This design comes from an exercise in tuning for small area, a short achievable clock period and few clock cycles on the open sky130 flow, not from production work.
Where RTL was checked, it was by simulation tests only, not by an equivalence proof against the original.
Not every run is shown, and edits may drop behaviour that the tests do not exercise.
For runs 1, 4 and 5, only the layout was checked, not whether the RTL still works.

--- flow/design.v: outline only ---
// module CONV: 3868 lines
// module FA3: 4 lines
// module HA2: 4 lines
module CONV(
	input		clk,
	input		reset,
	output	reg	busy,
	input		ready,
	output	reg [11:0]	iaddr,
	input	signed [19:0] idata,
	output	 reg cwr,
	output	 reg [11:0]	caddr_wr,
	output	 reg [19:0]	cdata_wr,
	output	 reg	crd,
	output	 reg [11:0]	caddr_rd,
	input	 [19:0]	cdata_rd,
	output reg 	[2:0] 	csel
	);
  // ...
==> flow/flow/run.sh <==
#!/bin/bash
set -euo pipefail
export BUFFER_PORTS_ARGS="-buffer_cell sky130_fd_sc_hd__buf_1"
bash standard.sh SETUP_SLACK_MARGIN=6.7 finish > flow_standard.log 2>&1
==> flow/standard.sh <==
#!/bin/bash
# synth_recipe.tcl (not shown) runs the flow's synth.tcl, then flattens the netlist and writes it again
# the make line also repeats each setting of config.mk as NAME=value (left out here)
make -C /OpenROAD-flow-scripts/flow DESIGN_CONFIG=/design/flow/config.mk WORK_HOME=/design/flow/orfs CLKGATE_MAP_FILE= SYNTH_SCRIPT=/design/flow/synth_recipe.tcl "${@:-finish}"
==> flow/config.mk <==
export PLATFORM = sky130hd
export DESIGN_NAME = CONV
export DESIGN_NICKNAME = CONV
export VERILOG_FILES = /design/flow/design.v
export SDC_FILE = /design/flow/constraint.sdc
export NUM_CORES = 4
export LEC_CHECK = 0
export CAP_MARGIN = 20
export CORE_MARGIN = 2
export CORE_UTILIZATION = 65
export CTS_CLUSTER_DIAMETER = 100
export CTS_CLUSTER_SIZE = 25
export SLEW_MARGIN = 40
export SYNTH_HIERARCHICAL = 1
==> flow/constraint.sdc <==
create_clock -name core_clock -period 10.0 [get_ports {clk}]
set_input_delay 2.0000 -clock core_clock [delete_from_list [all_inputs] [get_ports {clk}]]
set_output_delay 2.0000 -clock core_clock [all_outputs]
set_load 0.01 [all_outputs]
**Run 1: cell sizes after repair**

Scale: 2 px per µm.
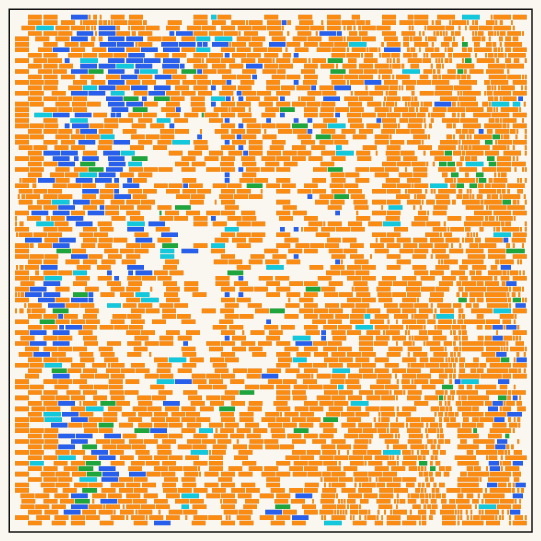
| color | size | cells |
|---|---|---|
| cyan | _6 and larger | 71 |
| orange | _0 and _1 cells | 2489 |
| blue | _3 and _4 cells | 231 |
| green | _2 cells | 69 |
post-route cell area: 46840 µm²
Buffers excl. clock: 193
slack of the critical path: 6691 ps
Area Growth Syn to Fin: 9.445%

**Run 1: supply network**

Scale: 1.5 px per µm. Pins as bars on the die edge.
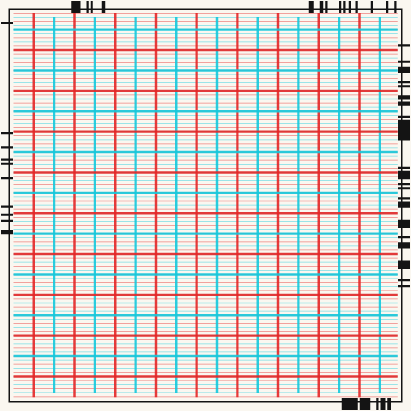
| color | net |
|---|---|
| cyan | VDD |
| red | VSS |
met5 straps: 18
met4 straps: 18
signal pins: 105
met1 rails: 95
Die Span X: 260.6 µm
Core Area: 65510 µm²
height of the die: 260.6 µm

**Run 1: cell density map**

Scale: 1.5 px per µm. The die is cut into 26 by 26 equal tiles; dark blue is low, red is high, 0 to 100% covered.
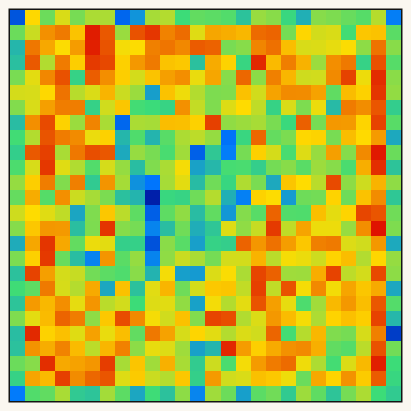
mean over tiles: 67%
tiles over 75% full: 39%
emptiest ninth of the die: middle
fullest tile: 98%
starting density of the core: 65.33%
Layout Utilization: 71.50%

**Run 1: ports around the boundary**

Scale: 2 px per µm. Pins as bars across the die edge, other pins in gray.
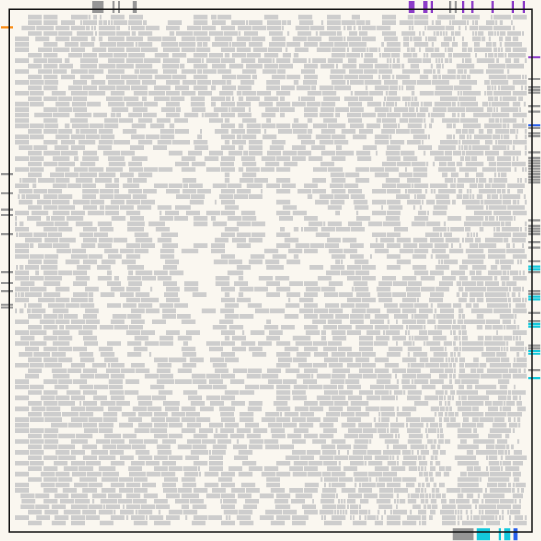
| color | port | pins | direction | edge |
|---|---|---|---|---|
| orange | clk | 1 | input | left |
| cyan | cdata_rd | 20 | input | 11 bottom, 9 right |
| blue | csel | 3 | output | 2 bottom, 1 right |
| purple | iaddr | 12 | output | 11 top, 1 right |
port bufs: 102

==> results.yml, run 1 <==
floorplan:
  dieArea_um2: 67920
  num_rows: 94
  ioPinCount: 105
logic_synthesis:
  synthFlopType: "dfxtp_1"
  netlist_instances: 2626
  synth-simple-area-share_pct: 2.222
  synth_fa_ha_area_share_pct: 48.59
  synth_seq_cells: 858
  syn_nets: 3749
  synth_compound_area_share_pct: 1.970
  synth_xor_area_share_pct: 1.351
  synthTopCellsByArea: "fa_1 (45%), dfxtp_1 (35%), dfrtp_1 (3.9%)"
  yosysSeqAreaShare_pct: 41.85
  syn-cell-area_um2: 42800
  synth_edf_count: 40
  synthDistinctLibCells: 66
  synth_warnings: 7
  synth_top_area_cell: "fa_1"
  avgSynthCellArea_um2: 16.30
  synthMostInstantiatedCell: "fa_1"
  synth_commonest_cells: "fa_1 (970), dfxtp_1 (751), inv_1 (239)"
place:
  dp_cells: 3571
  routabilityCongestion: 1.021
  pre_cts_ws_ps: 6293
  placed_area_um2: 44170
  dpl.hpwl_mm: 91.41
clock_tree:
  h-tree-depth: 2
  ctsHoldBuffers: 0
  root_buffer: "clkbuf_16"
  cts.path.max_buffers: 3
  clk_latency_ps: 630
  cts.sinks: 858
  cts_tree: "built"
  numCtsBuffers: 44
  clk_pin_slew_ps: 110
timing:
  setup-violations-final: 0
  finalMaxSlewViolations: 0
  min_period_ps: 3309
  setup_tns_ps: 0
  fmax_ghz: 0.3022
  worst_slew_pin_slew_ps: 701.5
  slew_headroom_pct: 53.23
  rsz0062_at_grt: "true"
  hold_viol_final: 0
  timing.final.crit_share_pct: 33.09
  clock-skew-final_ps: 38.87
cells_and_area:
  diodes: 0
  layout.cells.non_filler: 3724
  layout-drive-gt1-share_pct: 12.97
route:
  wl_per_cell_um: 31.67
  drtPass1Iterations: 5
  drc: 0
  drt.antenna.violating_nets: 0
  routed_wl_mm: 118.0
  drt_iter0_drc: 2170
  viasPerCell: 5.894
flow_run:
  drv_cap: 0
critical_path:
  rrSetupSlack_ps: 6690
  end_kind: "flip-flop"
  crit_type: "reg2reg"
  crit_required_ps: 10480
  cp.arrival_ps: 3790
  crit_path_max_fanout: 8
  rr_worst_depth: 7
  critPathLaunchType: "flip-flop"
hold_path:
  hold_path.class: "reg2reg"
  whs_path_depth: 0
grt:
  grt_pass1_wl_mm: 168.1
  grt_remaining_overflow: 0
  grt_max_degree: 68
  grtUsageTotal_pct: 36.30
  antenna_found_initial: 7
  grt_pass1_vias: 24250
run_status:
  status: "timing/DRC/antenna clean"
run 1: timing repair:
item	CTS	global route
setup buffers	13	74
pin swaps	0	7
cloned	0	0
resized for setup	190	78
setup endpoints to repair	131	52
run 1: cells by family (layout without fill, tap and decap cells):
kind of cell / Yosys count / in the layout
AO/OA/AOI/OAI: 124 / 124
XOR/XNOR: 66 / 66
adder cells (fa/ha/maj): 1080 / 1080
buffers and inverters: 264 / 498
flip-flops: 858 / 858
multiplexers: 52 / 52
other: 2 / 2
AND/OR/NAND/NOR: 180 / 180
run 1: worst max-delay path, stage by stage, from the launching register on:
cell and delay, ps:
dfxtp_4 470, buf_4 150, fa_1 440, fa_1 540, fa_1 410, inv_1 240, fa_1 480, fa_1 440
run 1: area by class of cell:
type,instances,area (µm²),area share [%]
repair buffers,193,1257,2.684
well taps,864,1081,2.308
inverters,239,900.9,1.923
clock buffers,56,1167,2.492
multi-input cells,1504,23840,50.90
flip-flops and latches,858,18450,39.38
clock inverters,10,146.4,0.3125
run 1: metrics by stage:
step | hold slack (ps) | util, %
after floorplan | 309.6 | -
after global placement | 309.8 | 67.35
after detailed placement | 312.1 | 67.43
after CTS | 312.8 | 70.15
after global routing | 315.2 | 71.50
final | 307.3 | 71.50
run 1: placed cells by master, fill, tap and decap left out, drive strengths merged, types with 2 or more instances in the layout:
master,instances
o2bb2ai,20
xor2,22
and2,4
o31ai,3
a211oi,6
nor4,7
clkbuf,56
buf,193
o21bai,5
nand2b,6
a21oi,38
nor3,9
a21o,9
a31oi,9
o21ai,21
a41oi,2
ha,110
and3,6
nor2b,23
nor2,32
nand3,19
dfxtp,751
mux2i,20
edfxtp,40
conb,2
mux2,32
and4,3
xnor2,44
fa,970
nand4,17
o211ai,2
nand2,48
inv,248
dfrtp,67
run 1: metal layers:
metal / vias to the layer above / GRT usage, % / share of wire [%]
met5: - / 0 / 0.011
met4: 2 / 12.71 / 4.3
met3: 268 / 11.64 / 11
met2: 1307 / 54.37 / 45
met1: 11760 / 50.94 / 40
li1: 8610 / - / -
==> inputs of run 2 (changes only) <==
--- a/flow/design.v
+++ b/flow/design.v
@@ -3829,5 +3829,5 @@
 always @(posedge clk) begin
 	rq <= cdata_rd;
-	if (rv) acc <= mx;
+	acc <= mx;
 	if (!hold_v || wr1) hold <= mx;
 end
@@ -3841,5 +3841,5 @@
 		if (l0go) oc <= oc + 12'd1;
 		if (l0go && oc == 12'hfff) l0done <= 1'b1;
-		rv1 <= rd1; rl1 <= rc[1:0] == 2'd3; rf1 <= rc[1:0] == 2'd0;
+		rv1 <= rd1; rl1 <= rd1 && rc[1:0] == 2'd3; rf1 <= rd1 && rc[1:0] == 2'd0;
 		rv <= rv1; rl <= rl1; rf <= rf1;
 		if (rd1) rc <= rc + 12'd1;
==> flow/flow/run.sh (replaced) <==
#!/bin/bash
set -euo pipefail
export BUFFER_PORTS_ARGS="-buffer_cell sky130_fd_sc_hd__buf_2"
bash standard.sh SETUP_SLACK_MARGIN=6.8 finish > flow_standard.log 2>&1
--- a/flow/config.mk
+++ b/flow/config.mk
@@ -8,7 +8,7 @@
 export CAP_MARGIN = 20
 export CORE_MARGIN = 2
-export CORE_UTILIZATION = 65
+export CORE_UTILIZATION = 62
 export CTS_CLUSTER_DIAMETER = 100
 export CTS_CLUSTER_SIZE = 25
-export SLEW_MARGIN = 40
+export SLEW_MARGIN = 20
 export SYNTH_HIERARCHICAL = 1
**Run 2: supply network**

Scale: 1.5 px per µm. Pins as bars on the die edge.
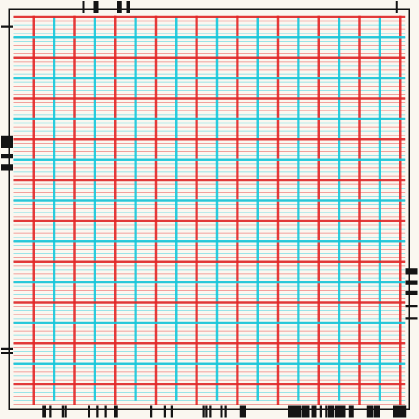
| color | net |
|---|---|
| cyan | VDD |
| red | VSS |
met4 straps: 19
signal pins: 105
Core Area: 67510 µm²
Die Span X: 265.7 µm

**Run 2: cell sizes after repair**

Scale: 2 px per µm.
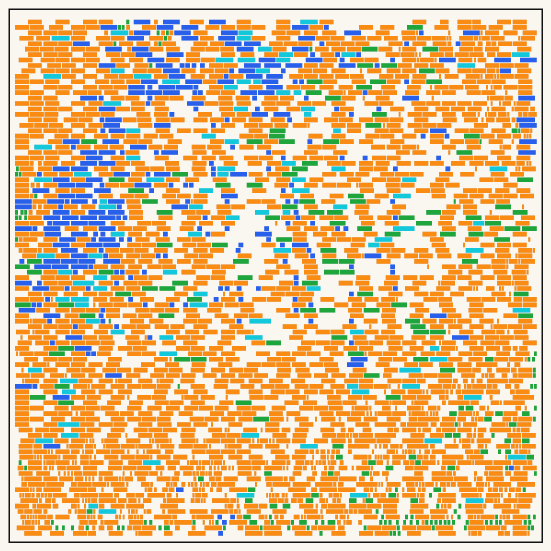
| color | size | cells |
|---|---|---|
| blue | _3 and _4 cells | 314 |
| green | _2 cells | 259 |
| cyan | _6 and larger | 105 |
| orange | _0 and _1 cells | 2323 |
Area Growth Syn to Fin: 13.99%
slack of the critical path: 6661 ps
Buffers excl. clock: 312

==> run 2 against run 1 <==
Against the previous run:
- area after synthesis fell by 0.76%
- worst setup slack got worse by 30 ps
- worst hold slack improved by 17 ps
- clock skew rose by 9.4 ps
- synthesized cell count rose by 0.61%
- via count rose by 3.6%
- fmax fell by 0.91%
- sequential share of layout area fell by 1.6 points
- first-iteration DRC count rose by 11%
- critical path type unchanged
- critical endpoint is now r5_28_3
- highest routed layer unchanged
==> results.yml, run 2 <==
run_status:
  status: "timing/DRC/antenna clean"
route:
  routed_wl_mm: 123.9
  viasPerCell: 5.870
  drc: 0
  wl_per_cell_um: 31.98
  drt.antenna.violating_nets: 0
  drtPass1Iterations: 5
  drt_iter0_drc: 2419
grt:
  grt_max_degree: 68
  antenna_found_initial: 5
  grt_pass1_vias: 25150
  grt_pass1_wl_mm: 175.2
  grtUsageTotal_pct: 36.14
  grt_remaining_overflow: 0
place:
  dpl.hpwl_mm: 94.12
  routabilityCongestion: 1.065
  pre_cts_ws_ps: 6167
timing:
  min_period_ps: 3339
  finalMaxSlewViolations: 0
  slew_headroom_pct: 22.90
  setup_tns_ps: 0
  setup-violations-final: 0
  worst_slew_pin_slew_ps: 1152
  clock-skew-final_ps: 48.29
  rsz0062_at_grt: "true"
  timing.final.crit_share_pct: 33.39
  hold_viol_final: 0
  fmax_ghz: 0.2995
floorplan:
  dieArea_um2: 70620
  num_rows: 95
  ioPinCount: 105
critical_path:
  crit_type: "reg2reg"
  rrSetupSlack_ps: 6660
  critPathLaunchType: "flip-flop"
  rr_worst_depth: 6
  end_kind: "flip-flop"
  crit_required_ps: 10550
  cp.arrival_ps: 3890
hold_path:
  whs_path_depth: 0
  hold_path.class: "reg2reg"
clock_tree:
  clk_latency_ps: 660
  root_buffer: "clkbuf_16"
  clk_pin_slew_ps: 100
  cts_tree: "built"
  ctsHoldBuffers: 0
  cts.sinks: 858
  cts.path.max_buffers: 3
  h-tree-depth: 2
  numCtsBuffers: 45
cells_and_area:
  layout-drive-gt1-share_pct: 22.59
  diodes: 0
  final_cell_mix: "fa_1 (888), dfxtp_1 (603), inv_1 (234), buf_4 (163), dfxtp_4 (143)"
  final_common_cell: "fa_1"
logic_synthesis:
  synthTopCellsByArea: "fa_1 (46%), dfxtp_1 (36%), dfrtp_1 (3.9%)"
  synth_edf_count: 20
  synth_seq_cells: 858
  synthFlopType: "dfxtp_1"
  synth_top_area_cell: "fa_1"
  synthMostInstantiatedCell: "fa_1"
  avgSynthCellArea_um2: 16.08
  synth_warnings: 7
  synth_fa_ha_area_share_pct: 48.96
  synth_compound_area_share_pct: 2.215
  syn-cell-area_um2: 42470
  synth_commonest_cells: "fa_1 (970), dfxtp_1 (771), inv_1 (240)"
  synth-simple-area-share_pct: 2.472
  synthDistinctLibCells: 57
  yosysSeqAreaShare_pct: 41.70
  syn_nets: 3765
  netlist_instances: 2642
  synth_xor_area_share_pct: 1.320
  async_flop_share_pct: 7.809
flow_run:
  drv_cap: 0
Testbench counts for the RTL of run 2, summed over its fixed seeds: cycles 83,824.
**Run 2: cell density map**

Scale: 1.5 px per µm. The die is cut into 27 by 27 equal tiles; dark blue is low, red is high, 0 to 100% covered.
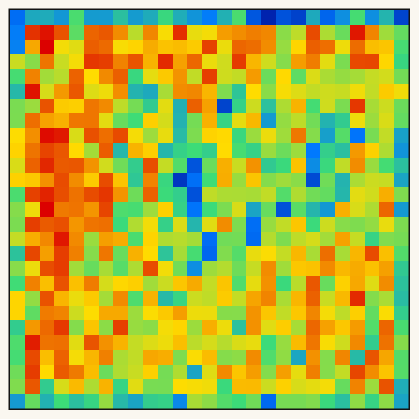
mean over tiles: 67%
fullest tile: 100%
tiles over 75% full: 39%
starting density of the core: 62.91%
Layout Utilization: 71.71%

**Run 2: ports around the boundary**

Scale: 2 px per µm. Pins as bars across the die edge, other pins in gray.
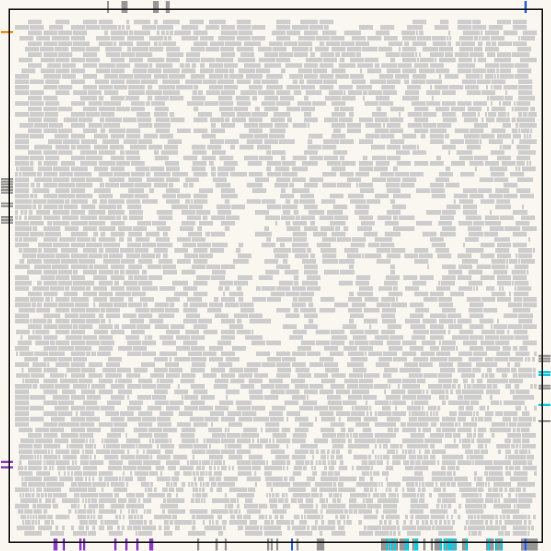
| color | port | pins | direction | edge |
|---|---|---|---|---|
| purple | iaddr | 12 | output | 10 bottom, 2 left |
| blue | csel | 3 | output | 2 bottom, 1 top |
| cyan | cdata_rd | 20 | input | 17 bottom, 3 right |
| orange | clk | 1 | input | left |
height of the die: 265.7 µm

[run 2: worst max-delay path, cell delays in order (launching register included)]
cell and delay [ps]:
dfxtp_4 410, buf_4 150, fa_1 540, fa_1 640, fa_1 460, fa_1 540
fa_1 500
[run 2: cells by family (layout without fill, tap and decap cells)]
family	count (synthesis)	count (layout)
multiplexers	36	36
flip-flops	858	858
adder cells (fa/ha/maj)	1080	1080
XOR/XNOR	64	64
other	2	2
buffers and inverters	263	622
AO/OA/AOI/OAI	138	138
AND/OR/NAND/NOR	201	201
[run 2: final cells by class]
type                            count  area [µm²]
Sequential cell                   858       18280
Clock buffer                       57        1191
Clock inverter                     13       280.3
Tap cell                          873        1092
Inverter                          240       904.6
Timing Repair Buffer              312        2610
Fill cell                        4290       19100
Multi-Input combinational cell   1521       24060
[run 2: metal layers]
layer | wire (µm) | vias up | global-route usage, %
met1 | 47910 | 12140 | 50.45
met2 | 57070 | 1345 | 55.30
li1 | - | 8882 | -
met3 | 11520 | 365 | 8.105
met5 | 52 | - | 0
met4 | 7332 | 8 | 16.34
[run 2: timing repair]
item | CTS | global route
resized for setup | 329 | 91
setup endpoints to repair | 152 | 72
buffers inserted | 120 | 86
pin swaps | 31 | 59
[run 2: metrics by stage]
stage	hold slack, ps	util (%)	instance area, µm²	std cells
detailed placement	312.1	65.18	44010	3598
global route	326.9	71.71	48410	3874
global placement	309.7	65.18	44010	3598
finish	324.3	71.71	48410	3874
CTS	321.5	70.17	47370	3788
floorplan	309.6	-	42480	2642
==> inputs of run 3 (changes only) <==
--- a/flow/design.v
+++ b/flow/design.v
@@ -3813,5 +3813,5 @@
 reg  [11:0] oc;          
 reg         l0done;      
-reg  [11:0] rc;          
+wire [11:0] rc = oc - 12'd16;
 reg         rdone;       
 reg         rv1, rl1, rf1;   
@@ -3834,14 +3834,13 @@
 always @(posedge clk or posedge reset) begin
 	if (reset) begin
-		oc <= 12'd0; l0done <= 1'b0; rc <= 12'd0; rdone <= 1'b0;
+		oc <= 12'd0; l0done <= 1'b0; rdone <= 1'b0;
 		rv1 <= 1'b0; rl1 <= 1'b0; rf1 <= 1'b0; rv <= 1'b0; rl <= 1'b0; rf <= 1'b0;
 		hold_v <= 1'b0; wc <= 10'd0; endw <= 1'b0;
 		cwr <= 1'b0; crd <= 1'b0; busy <= 1'b0;
 	end else begin
-		if (l0go) oc <= oc + 12'd1;
+		if (l0go || (l0done && rd1)) oc <= oc + 12'd1;
 		if (l0go && oc == 12'hfff) l0done <= 1'b1;
 		rv1 <= rd1; rl1 <= rd1 && rc[1:0] == 2'd3; rf1 <= rd1 && rc[1:0] == 2'd0;
 		rv <= rv1; rl <= rl1; rf <= rf1;
-		if (rd1) rc <= rc + 12'd1;
 		if (rd1 && rc == 12'hfff) rdone <= 1'b1;
 		if (wr1) hold_v <= hold_v & res_v;
==> flow/flow/run.sh (replaced) <==
#!/bin/bash
# The standard layout (standard.sh, unchanged synthesis and steps),
# with the timing repair asked for extra setup slack (SETUP_SLACK_MARGIN) so
# that the resizer also speeds up paths that already meet the 10 ns clock.
# The clock period and constraints are the design's. make's output goes to
# flow_standard.log; each ORFS step also logs under orfs/logs/.
set -euo pipefail
bash standard.sh SETUP_SLACK_MARGIN=6.7 finish > flow_standard.log 2>&1
**Run 3: supply network**

Scale: 1.5 px per µm. Pins as bars on the die edge.
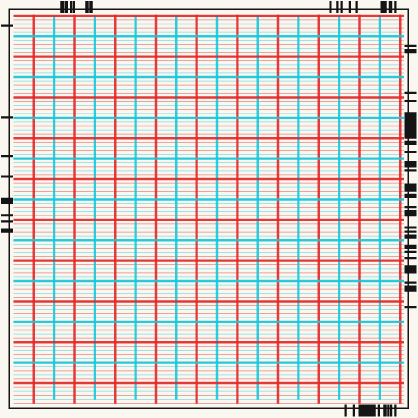
| color | net |
|---|---|
| red | VSS |
| cyan | VDD |
signal pins: 105
rows: 95
met1 rails: 96
Core Area: 67280 µm²
height of the die: 265.0 µm
Die Span X: 265.0 µm

**Run 3: cell sizes after repair**

Scale: 2 px per µm.
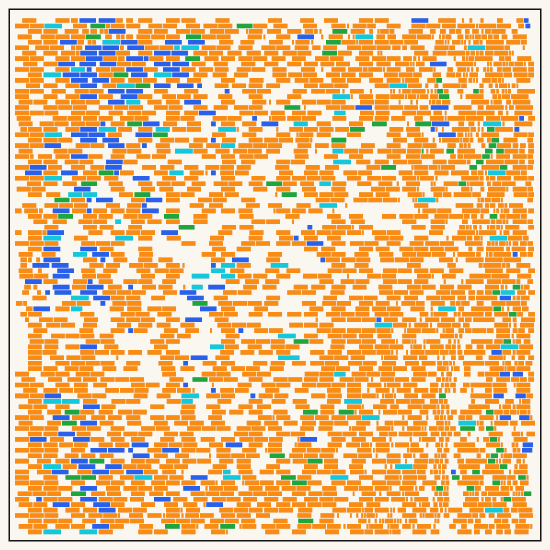
| color | size | cells |
|---|---|---|
| orange | _0 and _1 cells | 2486 |
| green | _2 cells | 84 |
| cyan | _6 and larger | 69 |
| blue | _3 and _4 cells | 173 |
Buffers excl. clock: 150
post-route cell area: 46630 µm²

==> run 3 against run 2 <==
Against the previous run:
- highest routed layer unchanged
- fmax rose by 0.85%
- cell area shrank 3.7%
- register-to-register slack better by 30 ps
- worst hold slack worse by 8.0 ps
- worst setup slack improved by 28 ps
- clock-buffer cell count fell by 3
- first-iteration DRC count is 16% lower
- still clean
- die area shrank 0.54%
- cell count decreased by 4.8%
==> results.yml, run 3 <==
run_status:
  status: "timing/DRC/antenna clean"
cells_and_area:
  final_common_cell: "fa_1"
  layout-drive-gt1-share_pct: 11.59
logic_synthesis:
  synth_xor_area_share_pct: 1.161
  synth-simple-area-share_pct: 2.284
  synthMostInstantiatedCell: "fa_1"
  async_flop_share_pct: 6.501
  synth_fa_ha_area_share_pct: 49.29
  synth_compound_area_share_pct: 2.479
  synth_edf_count: 20
  synthTopCellsByArea: "fa_1 (46%), dfxtp_1 (37%), ha_1 (3.3%)"
  synth_top_area_cell: "fa_1"
  syn-cell-area_um2: 42240
  synthFlopType: "dfxtp_1"
timing:
  fmax_ghz: 0.3020
  hold_viol_final: 0
  timing.final.crit_share_pct: 33.11
  slew_headroom_pct: 34.36
  finalMaxSlewViolations: 0
  min_period_ps: 3311
  worst_slew_pin_slew_ps: 982.6
  setup_tns_ps: 0
  rsz0062_at_grt: "true"
  clock-skew-final_ps: 19.48
  setup-violations-final: 0
route:
  drtPass1Iterations: 5
  routed_wl_mm: 117.6
  drt_iter0_drc: 2029
  viasPerCell: 5.871
floorplan:
  ioPinCount: 105
grt:
  grtUsageTotal_pct: 35.18
  grt_pass1_vias: 24300
  grt_remaining_overflow: 0
  grt_pass1_wl_mm: 169.8
critical_path:
  crit_type: "reg2reg"
  rr_worst_depth: 5
  critPathLaunchType: "flip-flop"
  rrSetupSlack_ps: 6690
  crit_path_max_fanout: 8
  cp.arrival_ps: 3810
  end_kind: "flip-flop"
clock_tree:
  clk_pin_slew_ps: 100
  h-tree-depth: 2
  root_buffer: "clkbuf_16"
place:
  placed_area_um2: 44270
  routabilityCongestion: 1.023
  dpl.hpwl_mm: 92.02
hold_path:
  whs_path_depth: 0
Testbench counts for the RTL of run 3, summed over its fixed seeds: cycles 83,824.
**Run 3: cell density map**

Scale: 1.5 px per µm. The die is cut into 27 by 27 equal tiles; dark blue is low, red is high, 0 to 100% covered.
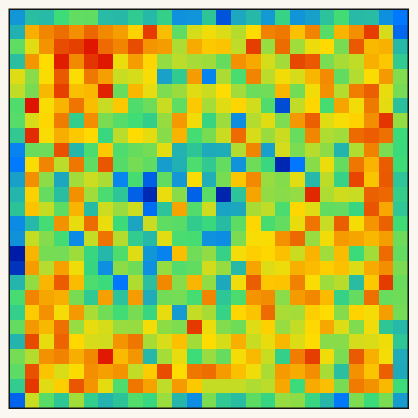
mean over tiles: 65%
fullest tile: 98%
tiles over 75% full: 34%
Layout Utilization: 69.31%
starting density of the core: 62.79%

**Run 3: cell outlines without signal wires**

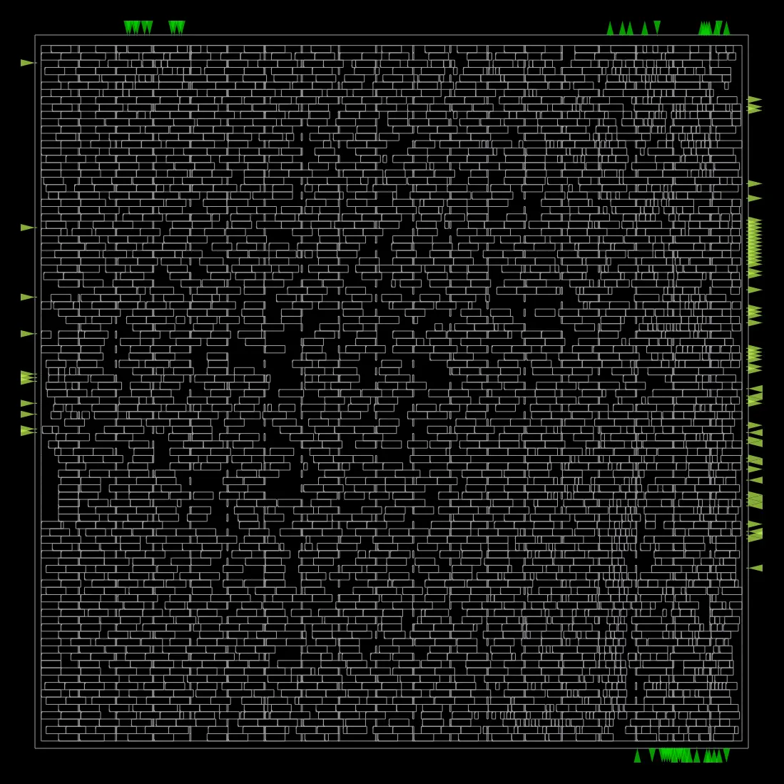
num rows: 95
fraction of area in registers: 38.42%
FF+latch count: 846
Non-Filler Instances: 3689

==> run 3: changes by cell type in the layout (fill, tap and decap cells not counted), sizes merged, moves of 7 or more <==
cell           change
nor2               +7
xnor2             -11
buf              -263
a21o              -15
o211a             +14
clkdlybuf4s50     +42
dlygate4sd2       +57
nand2             -17
dfrtp             -12
a22o              -15
a221o             +15
==> run 3: logic make-up (layout without fill, tap and decap cells) <==
logic type | count (synthesis) | in the layout
muxes | 38 | 38
adders and majority gates | 1082 | 1082
AOI/OAI and AO/OA | 143 | 144
xor gates and xnor gates | 56 | 56
DFF | 846 | 846
other | 2 | 6
and+or+nand+nor | 183 | 183
buffers and inverters | 268 | 461
==> run 3: timing repair <==
action                     in CTS  in global routing
pin swaps                       6                 14
cloned                          1                  0
buffers inserted                2                 41
setup endpoints to repair     241                 56
hold endpoints to repair        0                  0
hold buffers                    0                  0
resized for setup             285                 79
==> run 3: per-stage QoR <==
stage / setup slack, ps / hold WS (ps) / std cells
2_1_floorplan: 6792 / 309.6 / 2618
3_3_place_gp: 6015 / 309.8 / 3573
3_5_place_dp: 6031 / 312.1 / 3573
4_1_cts: 6540 / 319.6 / 3644
5_1_grt: 6622 / 316.7 / 3685
6_report: 6689 / 316.2 / 3689
==> run 3: worst max-delay path, cell delays in order, from the launching register on <==
cell and delay, ps:
dfxtp_4 540, fa_1 500, fa_1 600, fa_1 480
fa_1 550, fa_1 490
==> run 3: metal layers <==
layer	up-vias	global-route usage (%)	wire length, µm
li1	8518	-	-
met1	11630	48.80	46780
met2	1284	52.70	52330
met3	228	12.43	13930
met4	2	11.68	4524
met5	-	0	8
==> run 3: cell type report <==
type / count / area [µm²]
multi-input cells: 1505 / 23870
fillers: 4362 / 20650
flip-flops and latches: 846 / 17910
repair buffers: 150 / 1473
clock buffers: 54 / 1139
well taps: 873 / 1092
inverters: 243 / 918.4
clock inverters: 14 / 209.0
diodes: 4 / 10.01
==> run 4: too many edits to list; what changed since run 3 <==
flow/design.v: 3875 -> 3845 lines; modules unchanged: 2
  CONV: edited, 3867 -> 3837 lines
--- a/flow/config.mk
+++ b/flow/config.mk
@@ -8,5 +8,5 @@
 export CAP_MARGIN = 20
 export CORE_MARGIN = 2
-export CORE_UTILIZATION = 62
+export CORE_UTILIZATION = 60
 export CTS_CLUSTER_DIAMETER = 100
 export CTS_CLUSTER_SIZE = 25
**Run 4: supply network**

Scale: 1.5 px per µm. Pins as bars on the die edge.
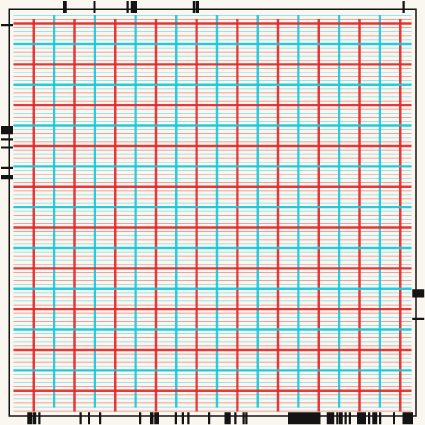
| color | net |
|---|---|
| red | VSS |
| cyan | VDD |
rows: 97
met4 straps: 19
met5 straps: 19
met1 rails: 98
signal pins: 105
Core Area: 70030 µm²
height of the die: 270.2 µm
Die Span X: 270.2 µm

**Run 4: cell sizes after repair**

Scale: 2 px per µm.
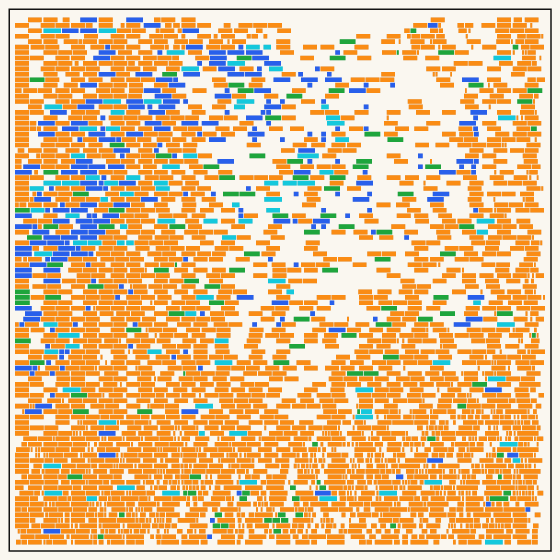
| color | size | cells |
|---|---|---|
| cyan | _6 and larger | 92 |
| green | _2 cells | 118 |
| orange | _0 and _1 cells | 2532 |
| blue | _3 and _4 cells | 259 |
Area Growth Syn to Fin: 13.38%
post-route cell area: 48190 µm²
slack of the critical path: 5876 ps
Buffers excl. clock: 263

==> run 4 against run 3 <==
Against the previous run:
- clock-buffer cell count up 2
- global-route usage is 4.3 points higher
- sequential share of layout area fell by 0.99 points
- via count is 11% higher
- highest routed layer unchanged
- area after synthesis up 0.62%
- first-iteration DRC count increased by 51%
- still clean on timing, DRC and antenna
==> results.yml, run 4 <==
logic_synthesis:
  async_flop_share_pct: 7.901
  synth_warnings: 7
  synthMostInstantiatedCell: "fa_1"
  synth_commonest_cells: "fa_1 (971), dfxtp_1 (761), inv_1 (239)"
critical_path:
  rr_worst_depth: 13
  crit_path_max_fanout: 5
  crit_required_ps: 10540
  crit_type: "reg2reg"
  end_kind: "flip-flop"
  cp.arrival_ps: 4670
route:
  dr_wl_met3_mm: 17.23
  drt_iter0_drc: 3056
  highest_layer: "met5"
  m1WireLength_mm: 52.58
  wl_per_cell_um: 36.54
  drtPass1Iterations: 6
  wl_met2_mm: 64.08
timing:
  fmax_ghz: 0.2425
  min_period_ps: 4124
  clock-skew-final_ps: 33.49
  slew_headroom_pct: 21.38
  setup_tns_ps: 0
  hold_viol_final: 0
  finalMaxSlewViolations: 0
  timing.hold.ws_ps: 319.5
clock_tree:
  ctsHoldBuffers: 0
  clk_pin_slew_ps: 100
  clk_latency_ps: 630
  cts_tree: "built"
  cts.path.max_buffers: 3
  cts.sinks: 848
  numCtsBuffers: 43
grt:
  gr-usage-met2_pct: 59.71
  grt_remaining_overflow: 0
  grt_max_degree: 68
  grt_util_met3_pct: 12.86
  grt_pass1_vias: 26420
  antenna_found_initial: 4
place:
  portBuffers: 102
floorplan:
  start_util_pct: 60.69
  num_rows: 97
run_status:
  status: "timing/DRC/antenna clean"
cells_and_area:
  final_common_cell: "fa_1"
hold_path:
  whs_path_depth: 0
**Run 4: cell outlines without signal wires**

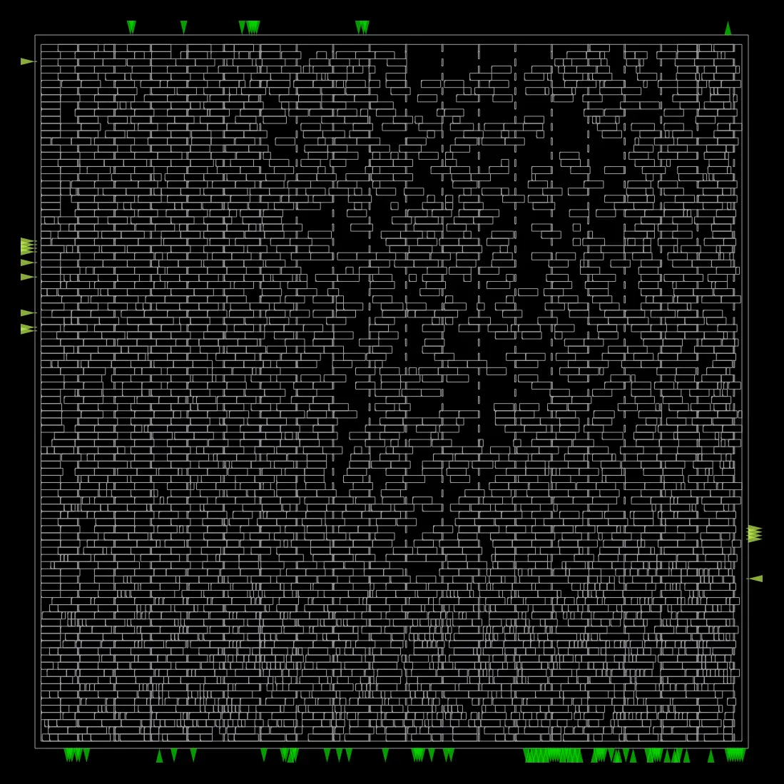
Non-Filler Instances: 3944
n_taps: 940
filler cell count: 4403

**Run 4: ports around the boundary**

Scale: 1.5 px per µm. Pins as bars across the die edge, other pins in gray.
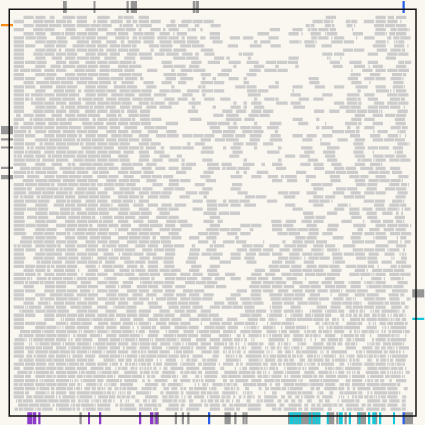
| color | port | pins | direction | edge |
|---|---|---|---|---|
| blue | csel | 3 | output | 2 bottom, 1 top |
| cyan | cdata_rd | 20 | input | 19 bottom, 1 right |
| orange | clk | 1 | input | left |
| purple | iaddr | 12 | output | bottom |
all pins by edge: 78 bottom, 12 top, 10 left, 5 right

==> run 4: cell count changes after synthesis, moves of 8 or more <==
cell | previous run | this run
mux2i_1 | 0 | 18
mux2_4 | 8 | 0
xnor2_1 | 32 | 43
o211a_1 | 14 | 0
dfxtp_1 | 771 | 761
a32o_1 | 0 | 20
nor2_1 | 43 | 64
nand3_1 | 14 | 24
nand2_1 | 31 | 66
dfrtp_1 | 55 | 67
mux2_2 | 30 | 13
o21ai_0 | 15 | 39
nand2b_1 | 7 | 22
a221o_1 | 15 | 0
==> run 4: final cells by class <==
| class | count | area (µm²) |
|---|---|---|
| multi-input cells | 1583 | 24180 |
| clock inverters | 11 | 198.9 |
| repair buffers | 263 | 2554 |
| flip-flops and latches | 848 | 18040 |
| diodes | 3 | 7.507 |
| inverters | 240 | 904.6 |
| well taps | 940 | 1176 |
| fillers | 4403 | 21840 |
| clock buffers | 56 | 1125 |
==> run 4: cell families (layout without fill, tap and decap cells) <==
group / count (synthesis) / in the layout / synth area share, %
flops: 848 / 848 / 41.20
compound gates: 149 / 149 / 2.335
xor+xnor: 65 / 65 / 1.339
other cells: 2 / 5 / 0.01767
fa+ha+maj: 1082 / 1082 / 49.00
mux: 31 / 32 / 0.7683
simple gates: 253 / 253 / 2.923
buf+inv: 266 / 570 / 2.411
==> run 4: critical path, cell delays in order, from the launching register on <==
cell	delay (ps)
dfxtp_4	380
fa_1	580
fa_1	460
fa_1	490
fa_1	490
inv_1	50
fa_1	440
ha_1	300
ha_1	300
nor2b_4	120
o21ai_1	60
nand2b_1	90
a21oi_2	160
xnor2_1	140
==> run 4: through the flow <==
stage | util, % | instance area [µm²] | setup WS (ps)
final | 68.81 | 48190 | 5876
after global routing | 68.81 | 48190 | 5733
after CTS | 67.39 | 47190 | 5832
after detailed placement | 63.98 | 44800 | 5624
after global placement | 63.97 | 44800 | 5635
after floorplan | - | 42600 | 6117
==> run 4: what timing repair did <==
action,CTS,global route
pin swaps,7,31
resized for setup,329,64
setup endpoints to repair,218,57
setup buffers,57,89
cloned,1,0
hold endpoints to repair,0,0
==> inputs of run 5 (changes only) <==
--- a/flow/design.v
+++ b/flow/design.v
@@ -3798,5 +3798,5 @@
 always @(posedge clk) begin
 	rq <= cdata_rd;
-	acc <= mx;
+	if (rv) acc <= mx;
 	if (!hold_v || wr1) hold <= mx;
 end
@@ -3810,5 +3810,5 @@
 		if (l0go) oc <= oc + 12'd1;
 		if (l0go && oc == 12'hfff) l0done <= 1'b1;
-		rv1 <= rd1; rl1 <= rd1 && rc[1:0] == 2'd3; rf1 <= rd1 && rc[1:0] == 2'd0;
+		rv1 <= rd1; rl1 <= rc[1:0] == 2'd3; rf1 <= rc[1:0] == 2'd0;
 		rv <= rv1; rl <= rl1; rf <= rf1;
 		if (rd1) rc <= rc + 12'd1;
--- a/flow/flow/run.sh
+++ b/flow/flow/run.sh
@@ -6,3 +6,3 @@
 # flow_standard.log; each ORFS step also logs under orfs/logs/.
 set -euo pipefail
-bash standard.sh SETUP_SLACK_MARGIN=6.7 finish > flow_standard.log 2>&1
+bash standard.sh SETUP_SLACK_MARGIN=6.9 finish > flow_standard.log 2>&1
--- a/flow/config.mk
+++ b/flow/config.mk
@@ -8,5 +8,5 @@
 export CAP_MARGIN = 20
 export CORE_MARGIN = 2
-export CORE_UTILIZATION = 60
+export CORE_UTILIZATION = 65
 export CTS_CLUSTER_DIAMETER = 100
 export CTS_CLUSTER_SIZE = 25
==> run 5 against run 4 <==
Against the previous run:
- the run now fails in global routing
- synthesized cell count rose by 1.2%
- area after synthesis rose by 1.4%
==> results.yml, run 5 <==
run_status:
  status: "did not finish"
  failed_stage: "global routing"
  error_line: "[ERROR GRT-0232] Routing congestion too high. Check the congestion heatmap in the GUI."
logic_synthesis:
  synth_commonest_cells: "fa_1 (971), dfxtp_1 (741), inv_1 (244)"
  yosysSeqAreaShare_pct: 41.11
  async_flop_share_pct: 7.901
  avgSynthCellArea_um2: 15.79
  netlist_instances: 2729
  netlist.area_leader.share_pct: 45.12
  syn_nets: 3854
  synth_edf_count: 40
  synthMostInstantiatedCell: "fa_1"
  synth_warnings: 7
  syn-cell-area_um2: 43080
  synth_top_area_cell: "fa_1"
  synth_seq_cells: 848
  synthFlopType: "dfxtp_1"
  synthDistinctLibCells: 60
  synthTopCellsByArea: "fa_1 (45%), dfxtp_1 (34%), dfrtp_1 (3.9%)"
grt:
  grt_remaining_overflow: 36
  grt_max_degree: 68
  grtUsageTotal_pct: 64.15
floorplan:
  start_util_pct: 65.53
  num_rows: 94
  die_x_um: 261.4
  ioPinCount: 105
  die_height_um: 261.4
place:
  routabilityCongestion: 1.037
  dpl.hpwl_mm: 107.1
  pre_cts_ws_ps: 5653
  portBuffers: 102
clock_tree:
  cts.sinks: 848
  cts.path.max_buffers: 3
  ctsHoldBuffers: 0
  root_buffer: "clkbuf_16"
  numCtsBuffers: 44
  h-tree-depth: 2
timing:
  endpoint_type: "register input"
run 5: repair_timing:
item,4_1_cts
pin swaps,147
endpoints found under the setup margin,268
hold endpoints to repair,0
gates resized for setup,787
setup buffers,170
gates cloned,2
run 5: through the flow:
step / cells / hold WS, ps / cell area [µm²]
after floorplan: 2729 / 308.9 / 43220
after global placement: 3672 / 309.8 / 45280
after detailed placement: 3672 / 312.0 / 45280
after CTS: 3913 / 318.2 / 49600
run 5: cell families after synthesis:
logic type | after synthesis | share of synthesized area (%)
buf+inv | 279 | 2.489
flops | 848 | 41.11
compound gates | 176 | 2.957
other cells | 2 | 0.01743
simple gates | 266 | 3.465
fa+ha+maj | 1082 | 48.34
mux | 12 | 0.3137
xor+xnor | 64 | 1.301
run 5: routing by layer:
metal | overflow | global-route usage [%]
met1 | 1 | 65.80
met3 | 20 | 50.88
met2 | 3 | 79.62
met4 | 12 | 55.54
met5 | 0 | 34.51

## afterwards: timing with drivers on the ports
Ports are ideal in the flow. The routed layouts listed here were re-timed in OpenROAD. Step 1 sets driving cells, clkbuf_16 on the clock port and buf_2 on the other inputs (assumed; they add their load-dependent delay and slew). Step 2 times the ports against the registers' clock, not the clock port: input delays grow and output delays shrink by t, the midpoint of the rising clock arrivals with the driver on. Slacks: no drivers / after step 1 / after step 2; pairs: no drivers / after step 1.
run | shift t [ns] | setup WS [ns] | worst register clock-pin slew, ns | cell pins on the clock port's net
run 1 | 0.677 | 6.691 / 6.691 / 6.691 | 0.11 / 0.11 | 1
run 2 | 0.707 | 6.661 / 6.661 / 6.661 | 0.10 / 0.10 | 1
run 3 | 0.682 | 6.689 / 6.689 / 6.689 | 0.10 / 0.10 | 1
run 4 | 0.686 | 5.876 / 5.876 / 5.876 | 0.12 / 0.12 | 1
After both steps setup and hold are still met in every run listed.
